Background: an optimization exercise with open tools, aiming at small area, a short achievable clock period and few clock cycles. Do not read the settings as production practice.
At most, simulation tests tie the RTL to the original design; equivalence was not proved.
Not every run is shown, and edits may drop behaviour that the tests do not exercise.
For runs 2 and 3, only the layout was checked, not whether the RTL still works.

run_1/final_all.png
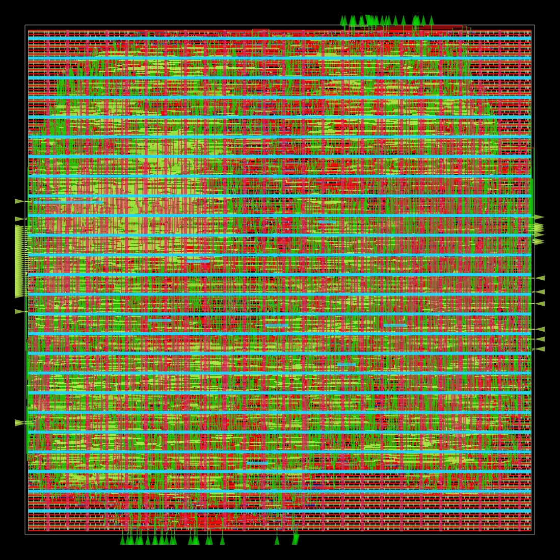
run_1/met4.png
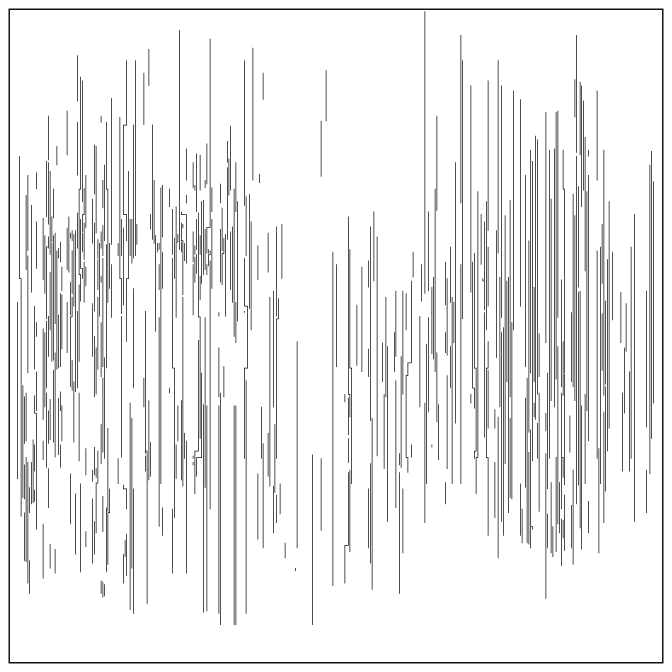
run_1/final_clocks.png
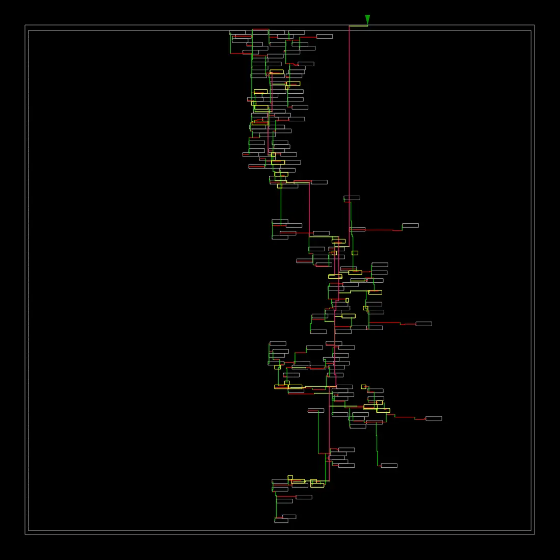
run_1/port_nets.png
Bar = 100 um.
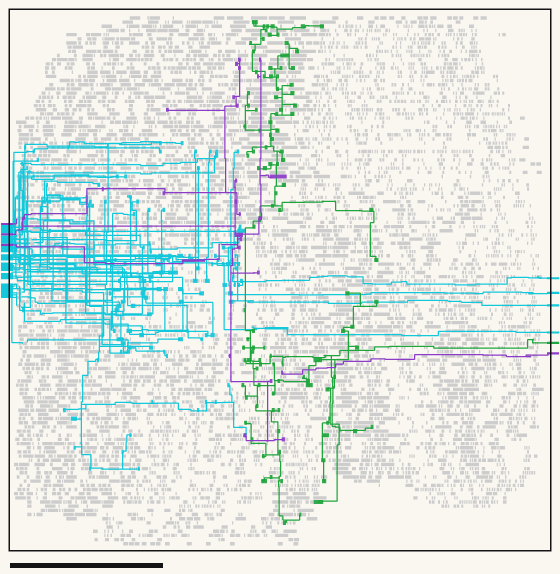
--- flow/design.v: outline only ---
// module lzc32: 31 lines
// module mul33cs: 3485 lines
// module mext_top: 138 lines
module mext_top (
    input  logic        rst_n,           
    input  logic        clk,             
    input  logic [31:0] alu_operand_1,
    input  logic [31:0] alu_operand_2,
    input  logic [3:0]  alu_m_ops,
    input  logic        stall_i,
    input  logic        flush_i,
    output logic        mul_req_o,
    output logic        mul_ack_o,
    output logic [31:0] alu_m_result_o
);
  // ...
==> flow/run.sh <==
#!/bin/bash
# synth_recipe.tcl (not shown) runs the flow's synth.tcl, then flattens the netlist and writes it again
# the make line also repeats each setting of config.mk as NAME=value (left out here)
make -C /OpenROAD-flow-scripts/flow DESIGN_CONFIG=/design/flow/config.mk WORK_HOME=/design/flow/orfs CLKGATE_MAP_FILE= SYNTH_SCRIPT=/design/flow/synth_recipe.tcl finish
==> flow/config.mk <==
export PLATFORM = sky130hd
export DESIGN_NAME = mext_top
export DESIGN_NICKNAME = mext_top
export VERILOG_FILES = /design/flow/design.v
export SDC_FILE = /design/flow/constraint.sdc
export NUM_CORES = 4
export LEC_CHECK = 0
export ABC_AREA = 1
export CAP_MARGIN = 20
export CORE_MARGIN = 2
export CORE_UTILIZATION = 40
export SETUP_SLACK_MARGIN = 5
export SLEW_MARGIN = 20
==> flow/constraint.sdc <==
create_clock -name core_clock -period 14.5 [get_ports {clk}]
set_input_delay 2.9000 -clock core_clock [delete_from_list [all_inputs] [get_ports {clk}]]
set_output_delay 2.9000 -clock core_clock [all_outputs]
set_load 0.01 [all_outputs]
==> impl_metrics.csv, run 1 <==
group,metric,value,unit
setup_path,critPathKind,"reg2out",
clock_tree,clock_path_buffers,2,
finish,fill_cells,12620,
routing,num_vias,53566,
global_routing,top_usage_layer,"met2",
die,die_w,352,um
routing,dr_wl_met3,31500,um
finish,layout.nets,7810,
sta,setup_viol,0,
sta,setup-tns-final,0,ns
logic_synthesis,synthAdderAreaFrac,26.6,%
logic_synthesis,yosysTopAreaCell,"fa_1",
sta,relSlewSlack,18.0,%
sta,worst_pin_slew,1.22,ns
global_routing,grt_overflow,0,
setup_path,path_buf_inv,5,
sta,fin_crit_sh,65.7,%
setup_path,cp_common_cell,"nand2_1",
logic_synthesis,synth_xor_xnor_area_share,13.3,%
sta,fmax,0.105,GHz
finish,drive_gt1_share,11.5,%
logic_synthesis,syn_inst,6985,
logic_synthesis,ys_seq_area_share,8.47,%
die,ios,106,
global_routing,grt_max_degree,79,
clock_tree,postCtsSetupBuffers,42,
logic_synthesis,yosysMostFrequentCell,"nand2_1",
sta,holdWs,0.549,ns
finish,final_cell_mix,"nand2_1 (1180), inv_1 (1070), xor2_1 (690), o22ai_1 (530), fa_1 (462)",
finish,buffer_area_share,5.95,%
setup_path,arrival,6.62,ns
routing,top_layer,"met5",
die,initial_utilization,40.4,%
logic_synthesis,async_reset_ff_share,1.46,%
global_routing,use_met3,11.1,%
logic_synthesis,synth_seq_cells,137,
flow_run,max_cap_viol_count,0,
setup_path,critPathLaunchType,"flop",
placement,place_area,50700,um2
logic_synthesis,synth.distinct_cells,69,
finish,mostFrequentLayoutCell,"nand2_1",
finish,multi_input_area_share,73.4,%
run_status,outcome,"no timing/DRC/antenna violations",
logic_synthesis,synth_edf_count,135,
clock_tree,cts_tree,"built",
routing,dr_wl_met2,110000,um
finish,clockBufferCount,17,
finish,multi_input_area,39900,um2
clock_tree,cts_resized,180,
global_routing,grt_use_met1,51.1,%
placement,gp_congestion,1.08,
routing,drtPass1Iterations,8,
finish,flops_and_latches,137,
Testbench counts for the RTL of run 1, summed over its fixed seeds: cycles 15,731.
Notes on final_all.png above:
Design Area, Final: 54400 um2
Non-Filler Instances: 8616
row count: 127
routed wire length: 264000 um

Notes on met4.png above:
- longest straight run: 188 um
- nets with wire on the layer: 299
- wire length on this layer: 23.0 mm
- main direction: vertical

Notes on final_clocks.png above:
CTS Sinks: 137
Clock Skews: 0.0138 ns
clock latency on the worst-skew pair: 0.46 ns
cts bufs inserted: 17

Notes on port_nets.png above:
- green: `stall_i` (direction input; edge east; end cells 113; buffers 3; wire 1620 um)
- cyan: `alu_operand_1` (direction input; edge 28 west, 4 east; end cells 149; buffers 40; wire 8180 um)
- purple: `alu_m_ops` (direction input; edge 3 west, 1 east; end cells 26; buffers 4; wire 1250 um)

==> run 1 -> run 2 <==
--- a/flow/design.v
+++ b/flow/design.v
@@ -4181,18 +4181,11 @@
 logic [31:0] a_abs, b_abs;
 assign a_abs = a_neg ? (~a + 32'd1) : a;
 assign b_abs = b_neg ? (~b + 32'd1) : b;
-logic [31:0] a_oc, b_oc;
-logic [5:0]  lza, lzb;
-logic        a_p2, b_p2;
-assign a_oc = a_neg ? ~a : a;
-assign b_oc = b_neg ? ~b : b;
-lzc32 u_lza (.x(a_oc), .n(lza));
-lzc32 u_lzb (.x(b_oc), .n(lzb));
-assign a_p2 = a_neg & (((a_oc >> 1) & ~a_oc) == 32'd0);
-assign b_p2 = b_neg & (((b_oc >> 1) & ~b_oc) == 32'd0);
+logic [5:0] lza, lzb;
+lzc32 u_lza (.x(a_neg ? ~a : a), .n(lza));
+lzc32 u_lzb (.x(b_neg ? ~b : b), .n(lzb));
 logic signed [7:0] nbits;
-assign nbits = $signed({2'b0, lzb}) - $signed({2'b0, lza}) + $signed({7'b0, a_p2})
-             - $signed({7'b0, b_p2}) + 8'sd1;
+assign nbits = $signed({2'b0, lzb}) - $signed({2'b0, lza}) + $signed({7'b0, a_neg}) + 8'sd1;
 logic div_now;       
 assign div_now = b_zero | (nbits <= 2);
 logic [CW-1:0] ncyc;
==> flow/flow/run.sh (new file) <==
#!/bin/bash
# Standard layout with two changes in how it is made:
#  1. after the standard synthesis, full adders are re-polarised to drop
#     the inverters between them (fa_polarity.py; same function, same
#     registers and ports);
#  2. timing repair aims below the clock period (SETUP_SLACK_MARGIN); the
#     constraints and the clock period are the design's.
set -euo pipefail
bash standard.sh synth > synth.log 2>&1
R=orfs/results/${FLOW_PLATFORM}/mext_top/base
cp $R/1_2_yosys.v 1_2_yosys.orig.v
python3 flow/fa_polarity.py 1_2_yosys.orig.v $R/1_2_yosys.v > fa_polarity.log 2>&1
rm -f $R/1_synth.odb
bash standard.sh synth > synth_odb.log 2>&1
bash standard.sh finish SETUP_SLACK_MARGIN=6 > layout.log 2>&1
==> flow/flow/fa_polarity.py (new file) <==
#!/usr/bin/env python3
"""Remove inverters around full adders in a flat sky130hd gate netlist.

A full adder is self-dual: FA(~a,~b,~c) = (~sum, ~cout). Each full adder may
therefore be implemented in either polarity; this script picks, per full
adder, the polarity that needs the fewest inverters, removes all inverter
cells and re-inserts one inverter per signal whose complement is still
needed. The function of every register input and output port is unchanged;
registers, ports and all other cells keep their names.

usage: fa_polarity.py IN.v OUT.v
"""
import re, sys, collections

src = open(sys.argv[1]).read()
INV = re.compile(r'sky130_fd_sc_hd__(clk)?inv_\d+$')
FA = re.compile(r'sky130_fd_sc_hd__fa_\d+$')
OUT_PINS = {'X', 'Y', 'Q', 'Q_N', 'SUM', 'COUT'}

inst_re = re.compile(r'^(\s*)(sky130_fd_sc_hd__\w+)\s+(\\\S+\s|\S+)\s*\((.*?)\);\s*$', re.S | re.M)
pin_re = re.compile(r'\.(\w+)\(\s*(\\\S+\s|[^()\s]+)\s*\)')

def norm(n):
    n = n.strip()
    return n

cells = []
spans = []
for m in inst_re.finditer(src):
    typ, name, body = m.group(2), m.group(3), m.group(4)
    pins = [(p, norm(n)) for p, n in pin_re.findall(body)]
    cells.append((typ, name, pins))
    spans.append((m.start(), m.end()))

# module header: output ports
hdr = src[:spans[0][0]]
outputs = set()
for m in re.finditer(r'^\s*output\s+(\[(\d+):(\d+)\]\s+)?(\w+)\s*;', hdr, re.M):
    if m.group(1):
        hi, lo = int(m.group(2)), int(m.group(3))
        for i in range(min(hi, lo), max(hi, lo) + 1):
            outputs.add(f"{m.group(4)}[{i}]")
    else:
        outputs.add(m.group(4))
inputs = set()
for m in re.finditer(r'^\s*input\s+(\[(\d+):(\d+)\]\s+)?(\w+)\s*;', hdr, re.M):
    if m.group(1):
        hi, lo = int(m.group(2)), int(m.group(3))
        for i in range(min(hi, lo), max(hi, lo) + 1):
            inputs.add(f"{m.group(4)}[{i}]")
    else:
        inputs.add(m.group(4))

driver = {}
for ci, (typ, name, pins) in enumerate(cells):
    for p, n in pins:
        if p in OUT_PINS:
            assert n not in driver, n
            driver[n] = (ci, p)

def is_const(n):
    return bool(re.match(r"^\d+'[bh][01]$", n))

# resolve inverter chains: net -> (base net, polarity)
memo = {}
def resolve(n):
    if n in memo:
        return memo[n]
    d = driver.get(n)
    if d is not None and INV.match(cells[d[0]][0]):
        a = dict(cells[d[0]][2])['A']
        b, p = resolve(a)
        r = (b, p ^ 1)
    else:
        r = (n, 0)
    memo[n] = r
    return r

fa_ids = [ci for ci, c in enumerate(cells) if FA.match(c[0])]
# full adders with constant inputs are left alone
flippable = set()
for ci in fa_ids:
    pins = dict(cells[ci][2])
    if not any(is_const(pins[p]) for p in ('A', 'B', 'CIN')) and \
       not any(pins[p] in outputs for p in ('SUM', 'COUT')):
        flippable.add(ci)

# loads: list of (kind, ref, base, pol) ; kind 'pin' (ci, pin) or 'port' (net)
loads = []
for ci, (typ, name, pins) in enumerate(cells):
    if INV.match(typ):
        continue
    for p, n in pins:
        if p in OUT_PINS or is_const(n):
            continue
        b, pol = resolve(n)
        loads.append(('pin', (ci, p), b, pol))
for n in outputs:
    d = driver.get(n)
    b, pol = resolve(n)
    if d is not None and not INV.match(cells[d[0]][0]):
        continue            # driven directly by its cell: untouched
    loads.append(('port', n, b, pol))

flip = collections.defaultdict(int)
base_driver_fa = {}
for n, (ci, p) in driver.items():
    if ci in flippable:
        base_driver_fa[n] = ci

loads_by_base = collections.defaultdict(list)
for i, (k, ref, b, pol) in enumerate(loads):
    loads_by_base[b].append(i)
bases_of_fa_inputs = collections.defaultdict(set)
for i, (k, ref, b, pol) in enumerate(loads):
    if k == 'pin' and ref[0] in flippable:
        bases_of_fa_inputs[ref[0]].add(b)

def need(i):
    k, ref, b, pol = loads[i]
    want = pol ^ (flip[ref[0]] if k == 'pin' and ref[0] in flippable else 0)
    return want

def base_cost(b):
    phys = flip[base_driver_fa[b]] if b in base_driver_fa else 0
    return 1 if any(need(i) != phys for i in loads_by_base[b]) else 0

def fa_bases(ci):
    pins = dict(cells[ci][2])
    s = set(bases_of_fa_inputs[ci])
    s.add(pins['SUM']); s.add(pins['COUT'])
    return s

total0 = sum(base_cost(b) for b in loads_by_base)
improved = True
rounds = 0
while improved and rounds < 50:
    improved = False
    rounds += 1
    for ci in sorted(flippable):
        bs = fa_bases(ci)
        before = sum(base_cost(b) for b in bs)
        flip[ci] ^= 1
        after = sum(base_cost(b) for b in bs)
        if after < before:
            improved = True
        else:
            flip[ci] ^= 1
total1 = sum(base_cost(b) for b in loads_by_base)
print(f"inverters: {sum(1 for c in cells if INV.match(c[0]))} cells, "
      f"{total0} needed before, {total1} after; {sum(flip.values())} full adders flipped",
      file=sys.stderr)

# names: for (base, pol) pick a net name
names = {}
for n in driver:
    b, p = resolve(n)
    if (b, p) not in names or n in outputs:
        names[(b, p)] = n
for n in inputs:
    names.setdefault((n, 0), n)
fresh = [0]
new_wires = []
def name_of(b, p):
    if (b, p) not in names:
        fresh[0] += 1
        nm = f"_fapol_{fresh[0]}_"
        names[(b, p)] = nm
        new_wires.append(nm)
    return names[(b, p)]

# physical polarity of each base's driver output
def phys(b):
    return flip[base_driver_fa[b]] if b in base_driver_fa else 0

newpins = {}
for ci in range(len(cells)):
    typ, name, pins = cells[ci]
    if INV.match(typ):
        continue
    np_ = []
    for p, n in pins:
        if p in OUT_PINS:
            if ci in flippable:
                np_.append((p, name_of(n, flip[ci])))
            else:
                np_.append((p, n))
        elif is_const(n):
            np_.append((p, n))
        else:
            b, pol = resolve(n)
            want = pol ^ (flip[ci] if ci in flippable else 0)
            np_.append((p, name_of(b, want)))
    newpins[ci] = np_

# inverters: for every (base, pol) demanded that its driver does not give
demanded = set()
for ci, np_ in newpins.items():
    pass
for i, (k, ref, b, pol) in enumerate(loads):
    demanded.add((b, need(i)))
def vn(n):
    return n + ' ' if n.startswith(chr(92)) else n

inv_lines = []
k = 0
for (b, p) in sorted(demanded):
    if p != phys(b):
        k += 1
        inv_lines.append(f"  sky130_fd_sc_hd__inv_1 _fapol_inv_{k}_ (\n"
                         f"    .A({vn(name_of(b, phys(b)))}),\n    .Y({vn(name_of(b, p))})\n  );\n")
# a base whose physical output net has no name yet (no loads in its own polarity)
out = []
pos = 0
for ci, (s, e) in enumerate(spans):
    out.append(src[pos:s])
    typ, name, pins = cells[ci]
    if ci in newpins:
        indent = re.match(r'\s*', src[s:e]).group(0)
        body = ",\n".join(f"    .{p}({n}{' ' if n.startswith(chr(92)) else ''})" for p, n in newpins[ci])
        out.append(f"{indent}{typ} {name}{'' if name.endswith(' ') else ' '}(\n{body}\n  );")
    pos = e
tail = src[pos:]
endm = tail.rfind('endmodule')
out.append(tail[:endm])
out.append("".join(inv_lines))
out.append(tail[endm:])
res = "".join(out)
# declare new wires after the module header's port declarations
decl = "".join(f"  wire {w};\n" for w in new_wires)
res = re.sub(r'(\n\s*output\s+\[31:0\]\s+alu_m_result_o;\n)', lambda m: m.group(1) + decl, res, count=1) \
    if decl else res
if decl and decl not in res:
    first = res.index(';', res.index('module')) + 1
    res = res[:first] + "\n" + decl + res[first:]
open(sys.argv[2], "w").write(res)
print(f"{k} inverters inserted, {len(new_wires)} new nets", file=sys.stderr)
==> flow/standard.sh (new file) <==
#!/bin/bash
# synth_recipe.tcl (not shown) runs the flow's synth.tcl, then flattens the netlist and writes it again
# the make line also repeats each setting of config.mk as NAME=value (left out here)
make -C /OpenROAD-flow-scripts/flow DESIGN_CONFIG=/design/flow/config.mk WORK_HOME=/design/flow/orfs CLKGATE_MAP_FILE= SYNTH_SCRIPT=/design/flow/synth_recipe.tcl "${@:-finish}"
removed: flow/run.sh
run_2/clock_map.png
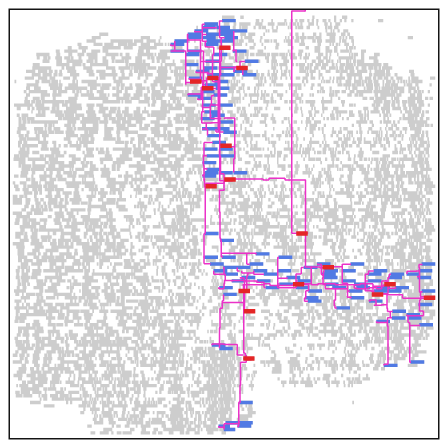
- red: cells driving clock nets (count 17)
- blue: flip-flops (count 137)
- magenta: clock wires (length 2650 um)
- routed clock nets: 18

run_2/port_nets.png
Bar = 100 um.
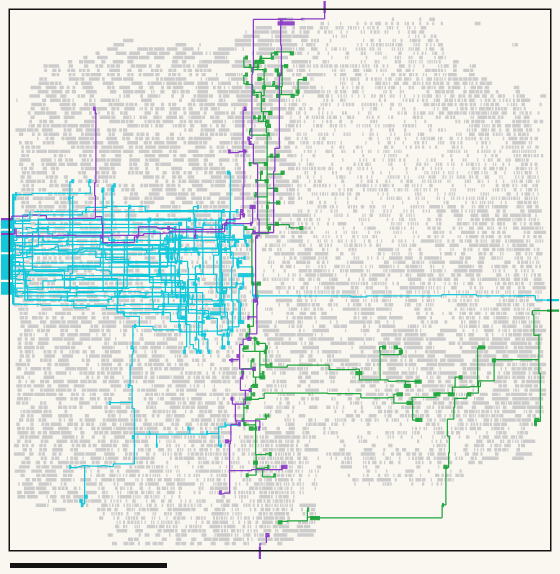
- purple: `alu_m_ops` (direction input; edge 2 west, 1 south, 1 north; end cells 33; buffers 7; wire 1200 um)
- cyan: `alu_operand_1` (direction input; edge 31 west, 1 east; end cells 151; buffers 33; wire 6880 um)
- green: `stall_i` (direction input; edge east; end cells 110; buffers 3; wire 1520 um)

run_2/met3.png
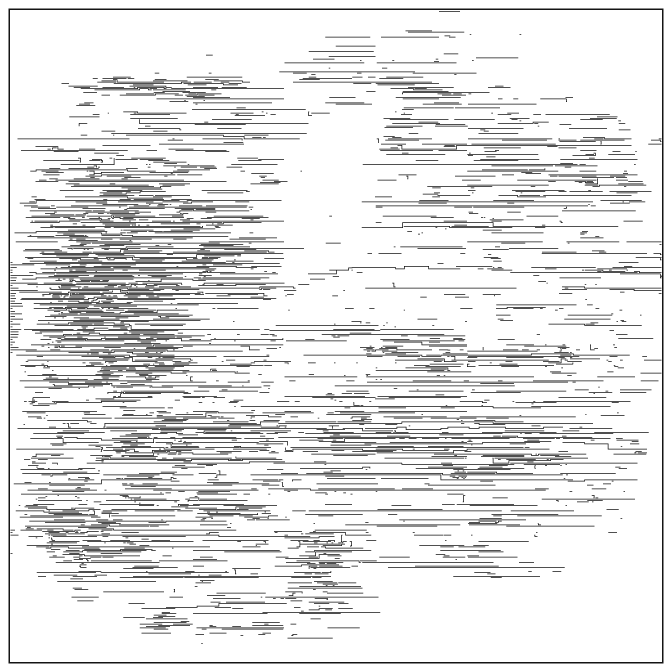
- share of all routed wire: 13%
- main direction: horizontal
- nets with wire on the layer: 1059

==> run 2 against run 1 <==
First-iteration DRC count down 3.1%; flip-flop and latch count unchanged; worst hold slack better by 0.010 ns; register-to-register slack better by 0.20 ns.
==> impl_metrics.csv, run 2 <==
group,metric,value,unit
run_status,outcome,"no timing/DRC/antenna violations",
finish,finalNonFillerCells,8329,
flow_run,max_cap_viol_count,0,
finish,multi_input_area,40800,um2
sta,relSlewSlack,11.3,%
finish,seq_share,7.26,%
sta,setup-tns-final,0,ns
die,rows,124,
routing,dr_wl_met2,105000,um
clock_tree,cts.sinks,137,
setup_path,critPathTopFamily,"simple AND/OR/NAND/NOR gates",
global_routing,grt_use_met1,50.6,%
global_routing,grt_max_degree,68,
setup_path,critPathLaunchType,"flop",
finish,syn2layout_area_growth,21.9,%
finish,drive_gt1_share,18.2,%
setup_path,path_buf_inv,10,
sta,worst_pin_slew,1.32,ns
finish,clockBufferCount,17,
placement,gp_congestion,1.05,
die,die_w,345,um
finish,multi_input_area_share,72.1,%
routing,num_vias,52282,
sta,fin_crit_sh,64.7,%
logic_synthesis,syn_inst,6623,
finish,fill_cells,11474,
finish,flops_and_latches,137,
routing,top_layer,"met5",
routing,wl,253000,um
setup_path,critPathKind,"reg2out",
setup_path,end_kind,"output pin",
finish,fin_area,56600,um2
finish,buffer_area_share,9.60,%
finish,clock_cell_area_share,1.17,%
finish,final_cell_mix,"nand2_1 (1055), inv_1 (836), xor2_1 (635), o22ai_1 (514), fa_1 (457)",
global_routing,grt_usage,41.1,%
finish,mostFrequentLayoutCell,"nand2_1",
placement,place_area,48700,um2
routing,drtPass1Iterations,10,
sta,skew,0.0101,ns
clock_tree,postCtsSetupBuffers,174,
sta,holdWs,0.560,ns
setup_path,arrival,6.49,ns
global_routing,use_met3,13.0,%
die,initial_utilization,40.5,%
clock_tree,cts_made_buffers,17,
clock_tree,clock_path_buffers,2,
clock_tree,clk_latency,0.48,ns
clock_tree,cts_tree,"built",
sta,fmax,0.107,GHz
sta,setup_viol,0,
logic_synthesis,synth_nets,7440,
clock_tree,cts-hold-fix-buffers,0,
clock_tree,cts_resized,852,
die,ios,106,
routing,dr_wl_met3,33000,um
global_routing,top_usage_layer,"met2",
==> run 2 -> run 3 <==
==> flow/flow/run.sh (replaced) <==
#!/bin/bash
# Standard layout with two changes in how it is made:
#  1. after the standard synthesis, full adders are re-polarised to drop
#     the inverters between them (fa_polarity.py; same function, same
#     registers and ports);
#  2. port buffers are buf_4 rather than a delay cell;
#  3. timing repair aims below the clock period (SETUP_SLACK_MARGIN); the
#     constraints and the clock period are the design's.
set -euo pipefail
bash standard.sh synth > synth.log 2>&1
R=orfs/results/${FLOW_PLATFORM}/mext_top/base
cp $R/1_2_yosys.v 1_2_yosys.orig.v
python3 flow/fa_polarity.py 1_2_yosys.orig.v $R/1_2_yosys.v > fa_polarity.log 2>&1
rm -f $R/1_synth.odb
bash standard.sh synth > synth_odb.log 2>&1
bash standard.sh finish SETUP_SLACK_MARGIN=5.5 "BUFFER_PORTS_ARGS=-buffer_cell sky130_fd_sc_hd__buf_4" > layout.log 2>&1
run_3/met4.png
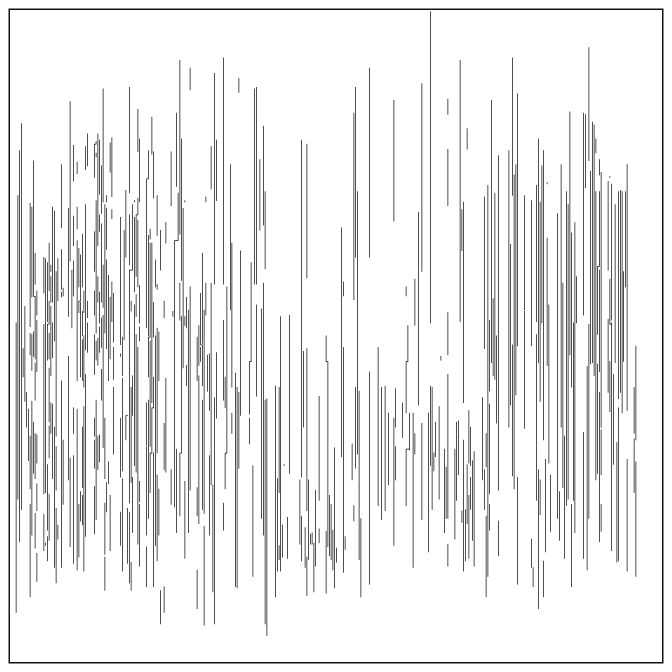
- nets with wire on the layer: 314
- wire length on this layer: 23.4 mm
- main direction: vertical

run_3/final_all.png
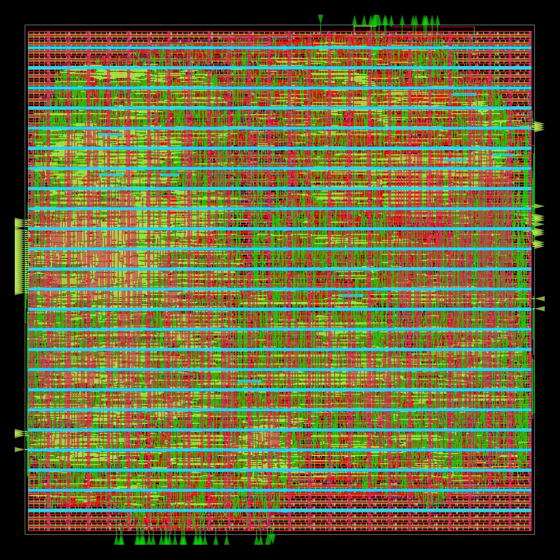
routed wire length: 260000 um
row count: 124
Die Y: 345 um

run_3/port_nets.png
Bar = 100 um.
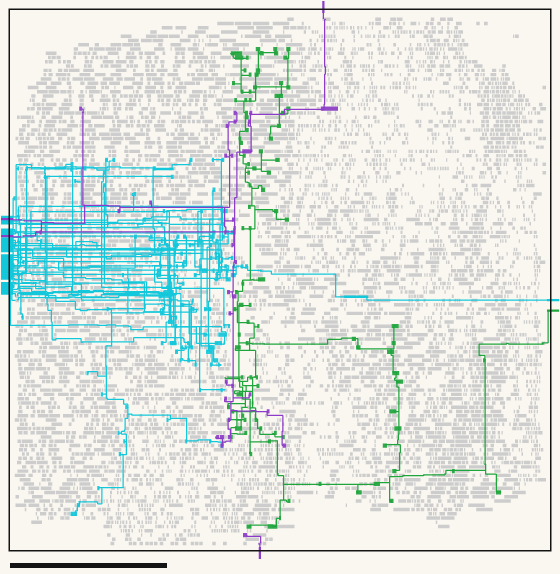
- purple: `alu_m_ops` (direction input; edge 2 west, 1 south, 1 north; end cells 33; buffers 4; wire 949 um)
- green: `stall_i` (direction input; edge east; end cells 110; buffers 3; wire 1570 um)
- cyan: `alu_operand_1` (direction input; edge 31 west, 1 east; end cells 151; buffers 32; wire 7290 um)

==> run 3 against run 2 <==
Via count increased by 0.12%; critical path depth rose by 6; still clean on timing, DRC and antenna; global-route usage increased by 1.4 points; sequential share of layout area up 0.17 points; synthesized cell count stayed put.
==> impl_metrics.csv, run 3 <==
group,metric,value,unit
setup_path,critPathLaunchType,"flop",
finish,layout.nets,7569,
die,initial_utilization,40.5,%
routing,wl_met1,97300,um
setup_path,path_buf_inv,7,
global_routing,grt_usage,42.6,%
placement,portBuffers,105,
sta,fin_ws,5.26,ns
global_routing,grt_overflow,0,
placement,gp_congestion,1.08,
routing,dr_wl_met2,108000,um
routing,top_layer,"met5",
finish,layout.non_clock_inverters,932,
die,fp.dieArea,119000,um2
clock_tree,h-tree-depth,4,
clock_tree,postCtsSetupBuffers,119,
min_path,min_path_cells,2,
clock_tree,cts_made_buffers,17,
clock_tree,cts-hold-fix-buffers,0,
global_routing,grt_first_pass_wirelength,364000,um
global_routing,grtUsageMet2,64.0,%
die,ios,106,
finish,diodes,4,
sta,fin_crit_sh,63.8,%
global_routing,grt_max_degree,73,
finish,buffers,490,
finish,final_cell_mix,"nand2_1 (1055), inv_1 (848), xor2_1 (635), o22ai_1 (519), fa_1 (461)",
setup_path,arrival,6.34,ns
run_status,outcome,"no timing/DRC/antenna violations",
sta,hold_viol,0,
sta,skew,0.0184,ns
sta,setup_viol,0,
placement,dp_hpwl,192000,um
sta,rsz0062_at_grt,"yes",
finish,largest_class,"multi-input combinational cells",
placement,place_area,48800,um2
clock_tree,clock_path_buffers,2,
global_routing,use_met3,12.4,%
setup_path,cp_max_fo,8,
routing,drtIter0Drc,6492,
setup_path,critPathKind,"reg2out",
finish,fill_cells,11568,
sta,finalCriticalPeriod,9.24,ns
finish,buffer_area_share,7.99,%
sta,setup-tns-final,0,ns
routing,routedWlPerCell,31.4,um
sta,holdWs,0.564,ns
routing,drtPass1Iterations,7,
placement,place_inst,8021,
finish,mostFrequentLayoutCell,"nand2_1",
finish,flops_and_latches,137,
finish,fin_area,55300,um2
flow_run,max_cap_viol_count,0,
finish,seq_area,4100,um2
finish,multi_input_area,40700,um2
global_routing,top_usage_layer,"met2",
setup_path,reg2reg_slack,5.37,ns
global_routing,grt_use_met1,52.7,%
clock_tree,cts_resized,529,
die,coreArea,115000,um2
setup_path,worstRegToRegCells,56,
finish,drive_gt1_share,17.9,%
finish,seq_share,7.42,%
clock_tree,clk_latency,0.48,ns
logic_synthesis,yosysWarnings,2,
setup_path,critPathTopFamily,"simple AND/OR/NAND/NOR gates",
logic_synthesis,synth_nets,7440,
finish,multi_input_cells,5174,
clock_tree,cts_tree,"built",
setup_path,cp.depth,43,
setup_path,cp.required,11.60,ns
routing,drcViolationCount,0,
routing,num_vias,52343,
global_routing,grt_pass1_vias,50051,
clock_tree,path_clk_slew,0.08,ns
finish,post-route-util,48.2,%
finish,clockBufferCount,17,
die,die_w,345,um
finish,multi_input_area_share,73.5,%
setup_path,cp_common_cell,"nand2_2",
placement,post-place-ws,3.22,ns
die,nWellTaps,1512,
clock_tree,clock_tree.root_cell,"clkbuf_16",
routing,drtAntennaViolNets,0,
setup_path,crit_slowest_cell,"edfxtp_1",
min_path,hp-class,"reg2reg",
logic_synthesis,syn_inst,6623,
logic_synthesis,synth_area_per_cell,7.00,um2
setup_path,end_kind,"output pin",
setup_path,crit_path_max_incr_delay,0.59,ns
global_routing,grt_antenna_before_repair,13,
sta,drv_slew,0,
routing,viasPerCell,6.32,
finish,syn2layout_area_growth,19.2,%
clock_tree,cts.sinks,137,
routing,dr_wl_met3,30500,um
sta,relSlewSlack,11.2,%
sta,worst_pin_slew,1.32,ns
finish,clock_cell_area_share,1.04,%
sta,fmax,0.108,GHz
logic_synthesis,synth_area,46400,um2
finish,finalNonFillerCells,8281,
==> run 3 -> run 4 <==
--- a/flow/design.v
+++ b/flow/design.v
@@ -4181,11 +4181,18 @@
 logic [31:0] a_abs, b_abs;
 assign a_abs = a_neg ? (~a + 32'd1) : a;
 assign b_abs = b_neg ? (~b + 32'd1) : b;
-logic [5:0] lza, lzb;
-lzc32 u_lza (.x(a_neg ? ~a : a), .n(lza));
-lzc32 u_lzb (.x(b_neg ? ~b : b), .n(lzb));
+logic [31:0] a_oc, b_oc;
+logic [5:0]  lza, lzb;
+logic        a_p2, b_p2;
+assign a_oc = a_neg ? ~a : a;
+assign b_oc = b_neg ? ~b : b;
+lzc32 u_lza (.x(a_oc), .n(lza));
+lzc32 u_lzb (.x(b_oc), .n(lzb));
+assign a_p2 = a_neg & (((a_oc >> 1) & ~a_oc) == 32'd0);
+assign b_p2 = b_neg & (((b_oc >> 1) & ~b_oc) == 32'd0);
 logic signed [7:0] nbits;
-assign nbits = $signed({2'b0, lzb}) - $signed({2'b0, lza}) + $signed({7'b0, a_neg}) + 8'sd1;
+assign nbits = $signed({2'b0, lzb}) - $signed({2'b0, lza}) + $signed({7'b0, a_p2})
+             - $signed({7'b0, b_p2}) + 8'sd1;
 logic div_now;       
 assign div_now = b_zero | (nbits <= 2);
 logic [CW-1:0] ncyc;
==> flow/flow/run.sh (replaced) <==
#!/bin/bash
set -euo pipefail
bash standard.sh synth > synth.log 2>&1
R=orfs/results/${FLOW_PLATFORM}/mext_top/base
cp $R/1_2_yosys.v 1_2_yosys.orig.v
python3 flow/fa_polarity.py 1_2_yosys.orig.v $R/1_2_yosys.v > fa_polarity.log 2>&1
rm -f $R/1_synth.odb
bash standard.sh synth > synth_odb.log 2>&1
bash standard.sh finish "BUFFER_PORTS_ARGS=-buffer_cell sky130_fd_sc_hd__buf_4" > layout.log 2>&1
run_4/final_all.png
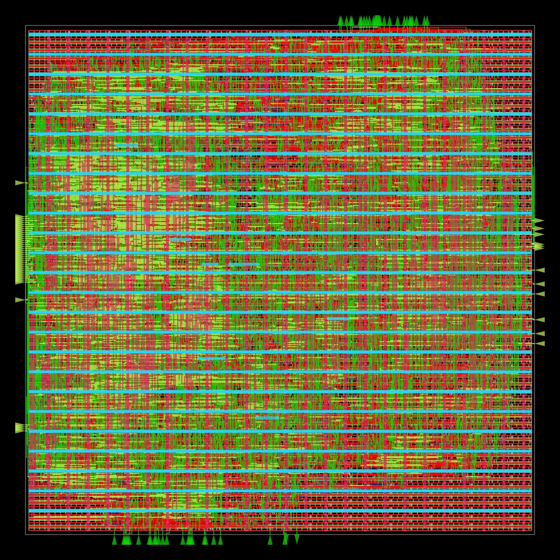
row count: 126
Die Y: 349 um

run_4/port_nets.png
Bar = 100 um.
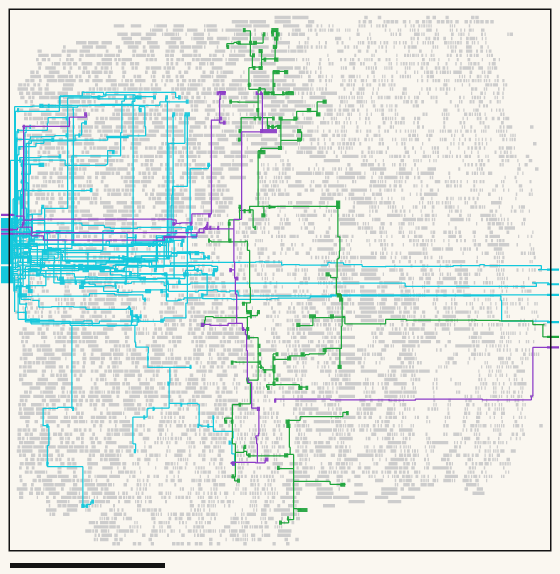
- green: `stall_i` (direction input; edge east; end cells 113; buffers 2; wire 1500 um)
- purple: `alu_m_ops` (direction input; edge 3 west, 1 east; end cells 26; buffers 4; wire 1200 um)
- cyan: `alu_operand_1` (direction input; edge 28 west, 4 east; end cells 149; buffers 32; wire 8070 um)

run_4/final_clocks.png
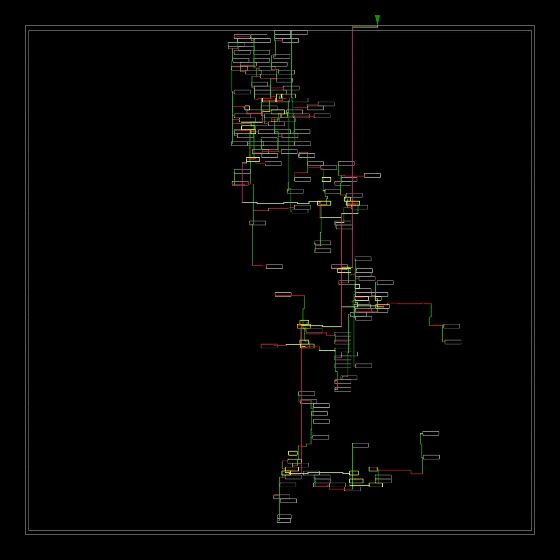
Clock Skews: 0.0169 ns

==> run 4 against run 3 <==
Critical path depth is 6 lower; utilization is 3.9 points lower; synthesized cell count is 2.1% higher; clock skew is 0.0014 ns lower; first-iteration DRC count is 6.1% higher; via count is 1.5% lower; still clean; global-route usage is 2.1 points lower; register-to-register slack worse by 0.06 ns; non-clock buffer count is 180 lower.
==> impl_metrics.csv, run 4 <==
group,metric,value,unit
run_status,outcome,"no timing/DRC/antenna violations",
finish,layout.nets,7533,
setup_path,worstRegToRegCells,58,
finish,fin_area,52400,um2
sta,rsz0062_at_grt,"no",
finish,seq_share,7.84,%
finish,drive_gt1_share,11.2,%
global_routing,grt_pass1_vias,49641,
sta,relSlewSlack,11.6,%
placement,portBuffers,105,
setup_path,cp.depth,37,
logic_synthesis,synth_area,47600,um2
placement,gp_congestion,1.15,
min_path,min_path_cells,2,
sta,fin_crit_sh,64.5,%
clock_tree,cts_resized,78,
finish,seq_area,4100,um2
routing,drtIter0Drc,6888,
setup_path,critPathKind,"reg2out",
die,die_w,349,um
finish,multi_input_area,39500,um2
clock_tree,postCtsSetupBuffers,23,
routing,dr_wl_met3,29400,um
finish,buffer_area_share,4.91,%
setup_path,reg2reg_slack,5.31,ns
routing,wl_met1,95600,um
clock_tree,cts-hold-fix-buffers,0,
finish,fill_cells,12365,
sta,fin_ws,5.15,ns
clock_tree,clock_tree.root_cell,"clkbuf_16",
finish,clockBufferCount,17,
setup_path,crit_slowest_cell,"edfxtp_1",
global_routing,grt_antenna_before_repair,11,
die,fp.dieArea,122000,um2
global_routing,top_usage_layer,"met2",
die,nWellTaps,1536,
finish,multi_input_cells,5290,
logic_synthesis,synth_nets,7583,
finish,post-route-util,44.3,%
die,initial_utilization,40.3,%
finish,multi_input_area_share,75.4,%
finish,diodes,3,
routing,num_vias,51535,
clock_tree,cts_made_buffers,17,
global_routing,grt_max_degree,69,
min_path,hp-class,"reg2reg",
placement,dp_hpwl,186000,um
clock_tree,cts_tree,"built",
routing,wl,253000,um
routing,top_layer,"met5",
global_routing,use_met3,10.3,%
clock_tree,clk_latency,0.48,ns
routing,drcViolationCount,0,
sta,setup-tns-final,0,ns
setup_path,cp.required,11.60,ns
die,ios,106,
finish,layout.non_clock_inverters,954,
sta,drv_slew,0,
setup_path,critPathLaunchType,"flop",
logic_synthesis,yosysWarnings,2,
finish,mostFrequentLayoutCell,"nand2_1",
global_routing,grt_overflow,0,
routing,drtAntennaViolNets,0,
placement,place_area,49400,um2
global_routing,grt_usage,40.4,%
setup_path,cp_max_fo,7,
placement,post-place-ws,3.03,ns
finish,finalNonFillerCells,8262,
setup_path,path_buf_inv,7,
sta,finalCriticalPeriod,9.35,ns
placement,place_inst,8114,
sta,worst_pin_slew,1.31,ns
finish,clock_cell_area_share,1.18,%
setup_path,crit_path_max_incr_delay,0.43,ns
routing,dr_wl_met2,107000,um
routing,drtPass1Iterations,12,
logic_synthesis,syn_inst,6760,
clock_tree,path_clk_slew,0.08,ns
clock_tree,cts.sinks,137,
die,coreArea,118000,um2
setup_path,end_kind,"output pin",
global_routing,grt_use_met1,50.9,%
routing,viasPerCell,6.24,
sta,holdWs,0.552,ns
finish,syn2layout_area_growth,10.0,%
sta,setup_viol,0,
finish,largest_class,"multi-input combinational cells",
sta,fmax,0.107,GHz
setup_path,critPathTopFamily,"simple AND/OR/NAND/NOR gates",
logic_synthesis,synth_area_per_cell,7.04,um2
Testbench counts for the RTL of run 4, summed over its fixed seeds: cycles 15,731.
==> run 4 -> run 5 <==
--- a/flow/config.mk
+++ b/flow/config.mk
@@ -5,7 +5,7 @@
 export SDC_FILE = /design/flow/constraint.sdc
 export NUM_CORES = 4
 export LEC_CHECK = 0
-export ABC_AREA = 1
+export ABC_AREA = 0
 export CAP_MARGIN = 20
 export CORE_MARGIN = 2
 export CORE_UTILIZATION = 40
run_5/final_clocks.png
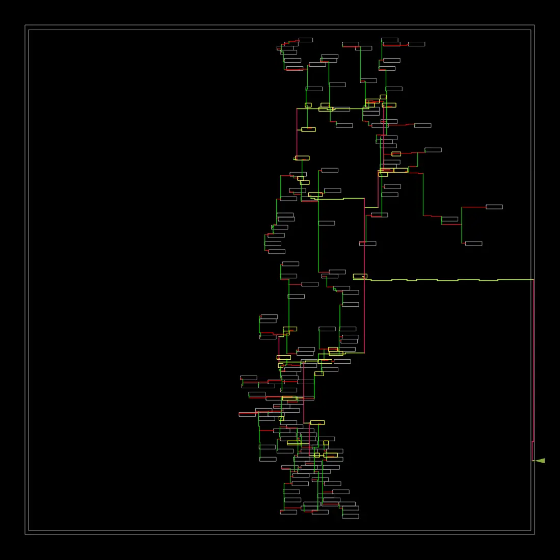
Clock Skews: 0.0173 ns
num sequential: 137

run_5/met3.png
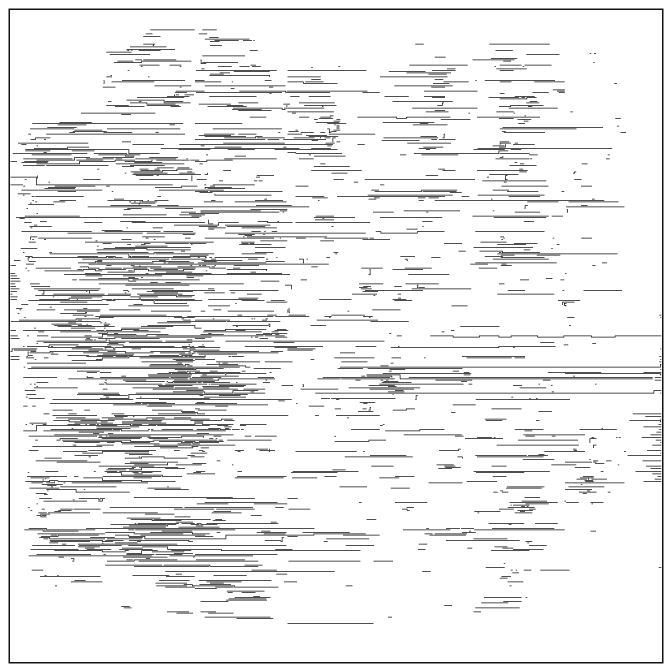
- wire length on this layer: 24.2 mm
- longest straight run: 177 um
- main direction: horizontal
- share of all routed wire: 11%
- nets with wire on the layer: 726

run_5/clock_map.png
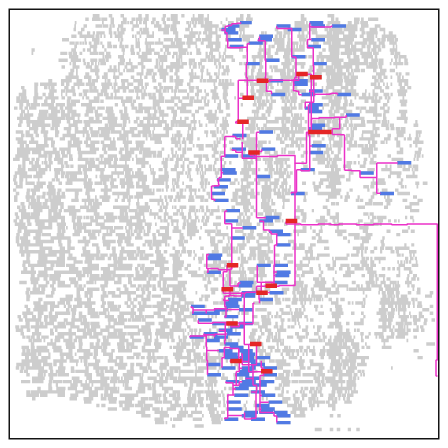
- magenta: clock wires (length 2510 um)
- blue: flip-flops (count 137)
- red: cells driving clock nets (count 17)
- routed clock nets: 18
- flops lie: a column down the middle

==> run 5 against run 4 <==
Sequential share of layout area up 0.062 points; clock-buffer cell count stayed put; wire length down 11%; highest routed layer unchanged; via count is 11% lower; global-route usage shrank 3.2 points; synthesized cell count is 18% lower; still clean; maximum frequency fell by 13%; non-clock buffer count grew 70.
==> impl_metrics.csv, run 5 <==
group,metric,value,unit
setup_path,crit_path_max_incr_delay,0.54,ns
finish,seq_area,4100,um2
setup_path,cp_max_fo,12,
routing,wl_met1,86900,um
routing,drtAntennaViolNets,0,
routing,wl,224000,um
finish,syn2layout_area_growth,14.7,%
sta,drv_slew,0,
sta,fin_ws,3.72,ns
global_routing,grt_overflow,0,
finish,buffer_area_share,6.50,%
setup_path,worstRegToRegCells,60,
global_routing,grt_pass1_vias,44035,
placement,place_area,47200,um2
global_routing,use_met3,8.56,%
finish,multi_input_area,40500,um2
finish,final_cell_mix,"xnor2_1 (688), a22oi_1 (527), fa_1 (462), a21oi_1 (363), inv_1 (359)",
clock_tree,cts_made_buffers,17,
global_routing,grtUsageMet2,55.9,%
sta,hold_viol,0,
global_routing,grt_first_pass_wirelength,318000,um
clock_tree,h-tree-depth,4,
placement,place_inst,6775,
setup_path,reg2reg_slack,3.72,ns
finish,multi_input_cells,4550,
setup_path,critPathTopFamily,"buffers and inverters",
die,initial_utilization,40.3,%
setup_path,end_kind,"flop",
routing,viasPerCell,6.56,
sta,setup_viol,0,
clock_tree,path_clk_slew,0.08,ns
finish,fill_cells,11105,
flow_run,max_cap_viol_count,0,
setup_path,critPathKind,"reg2reg",
setup_path,cp_common_cell,"buf_4",
finish,fin_area,52000,um2
die,fp.dieArea,116000,um2
finish,clockBufferCount,17,
placement,dp_hpwl,159000,um
sta,fin_crit_sh,74.4,%
global_routing,grt_max_degree,103,
sta,rsz0062_at_grt,"yes",
setup_path,critPathLaunchType,"flop",
min_path,min_path_cells,2,
logic_synthesis,synth_area_per_cell,8.14,um2
routing,dr_wl_met3,24200,um
setup_path,path_buf_inv,23,
routing,drcViolationCount,0,
global_routing,grt_usage,37.3,%
routing,routedWlPerCell,32.1,um
routing,drtPass1Iterations,7,
global_routing,grt_use_met1,48.5,%
finish,buffers,380,
setup_path,arrival,10.97,ns
clock_tree,clock_path_buffers,2,
placement,portBuffers,105,
sta,worst_pin_slew,1.12,ns
finish,drive_gt1_share,15.5,%
finish,layout.nets,6298,
die,die_w,341,um
finish,layout.non_clock_inverters,389,
die,coreArea,112000,um2
finish,post-route-util,46.2,%
finish,largest_class,"multi-input combinational cells",
clock_tree,cts_tree,"built",
sta,setup-tns-final,0,ns
routing,dr_wl_met2,95200,um
logic_synthesis,yosysWarnings,2,
finish,diodes,5,
global_routing,top_usage_layer,"met2",
logic_synthesis,syn_inst,5568,
finish,finalNonFillerCells,6993,
finish,clock_cell_area_share,1.19,%
placement,post-place-ws,1.50,ns
die,die_h,341,um
die,nWellTaps,1500,
sta,finalCriticalPeriod,10.78,ns
run_status,outcome,"no timing/DRC/antenna violations",
sta,holdWs,0.571,ns
clock_tree,cts-hold-fix-buffers,0,
clock_tree,clk_latency,0.47,ns
finish,mostFrequentLayoutCell,"xnor2_1",
clock_tree,cts.sinks,137,
clock_tree,cts_resized,350,
setup_path,crit_slowest_cell,"or4b_4",
global_routing,grt_antenna_before_repair,16,
min_path,hp-class,"reg2reg",
sta,fmax,0.0927,GHz
die,rows,123,
sta,relSlewSlack,23.3,%
clock_tree,postCtsSetupBuffers,102,
logic_synthesis,synth_area,45300,um2
finish,seq_share,7.90,%
routing,num_vias,45857,
logic_synthesis,synth_nets,6391,
die,ios,106,
routing,top_layer,"met5",
setup_path,cp.required,14.69,ns
clock_tree,clock_tree.root_cell,"clkbuf_16",
finish,multi_input_area_share,77.9,%
routing,drtIter0Drc,6168,
placement,gp_congestion,1.04,
setup_path,cp.depth,60,

-- re-timing with driven ports --
How much do the figures lean on ideal ports? The routed layouts below were timed once more, with nothing changed but the port constraints.
Step 1 sets driving cells, clkbuf_16 on the clock port and buf_2 on the other inputs (assumed; they add their load-dependent delay and slew).
Step 2 adds t to the input delays and takes it off the output delays; t is the mean of the earliest and latest rising clock arrival at the registers after step 1. Input paths then give back, and output paths get back, about the clock's delay inside the block.
a / b / c = no drivers / after step 1 / after step 2; a / b = the first two.
run	t (ns)	setup WS [ns]	hold WS [ns]
run 1	0.515	4.977 / 4.918 / 4.527	0.549 / 0.549 / 0.549
run 2	0.531	5.114 / 5.057 / 5.293	0.560 / 0.560 / 0.560
run 3	0.527	5.256 / 5.198 / 4.996	0.564 / 0.564 / 0.564
run 4	0.527	5.149 / 5.090 / 4.679	0.552 / 0.552 / 0.552
run 5	0.525	3.716 / 3.716 / 3.716	0.571 / 0.571 / 0.571
After both steps every run listed still meets setup and hold. The setup slack of run 4, which loses most, moves by -0.059 ns with the drivers and by -0.470 ns with both steps.
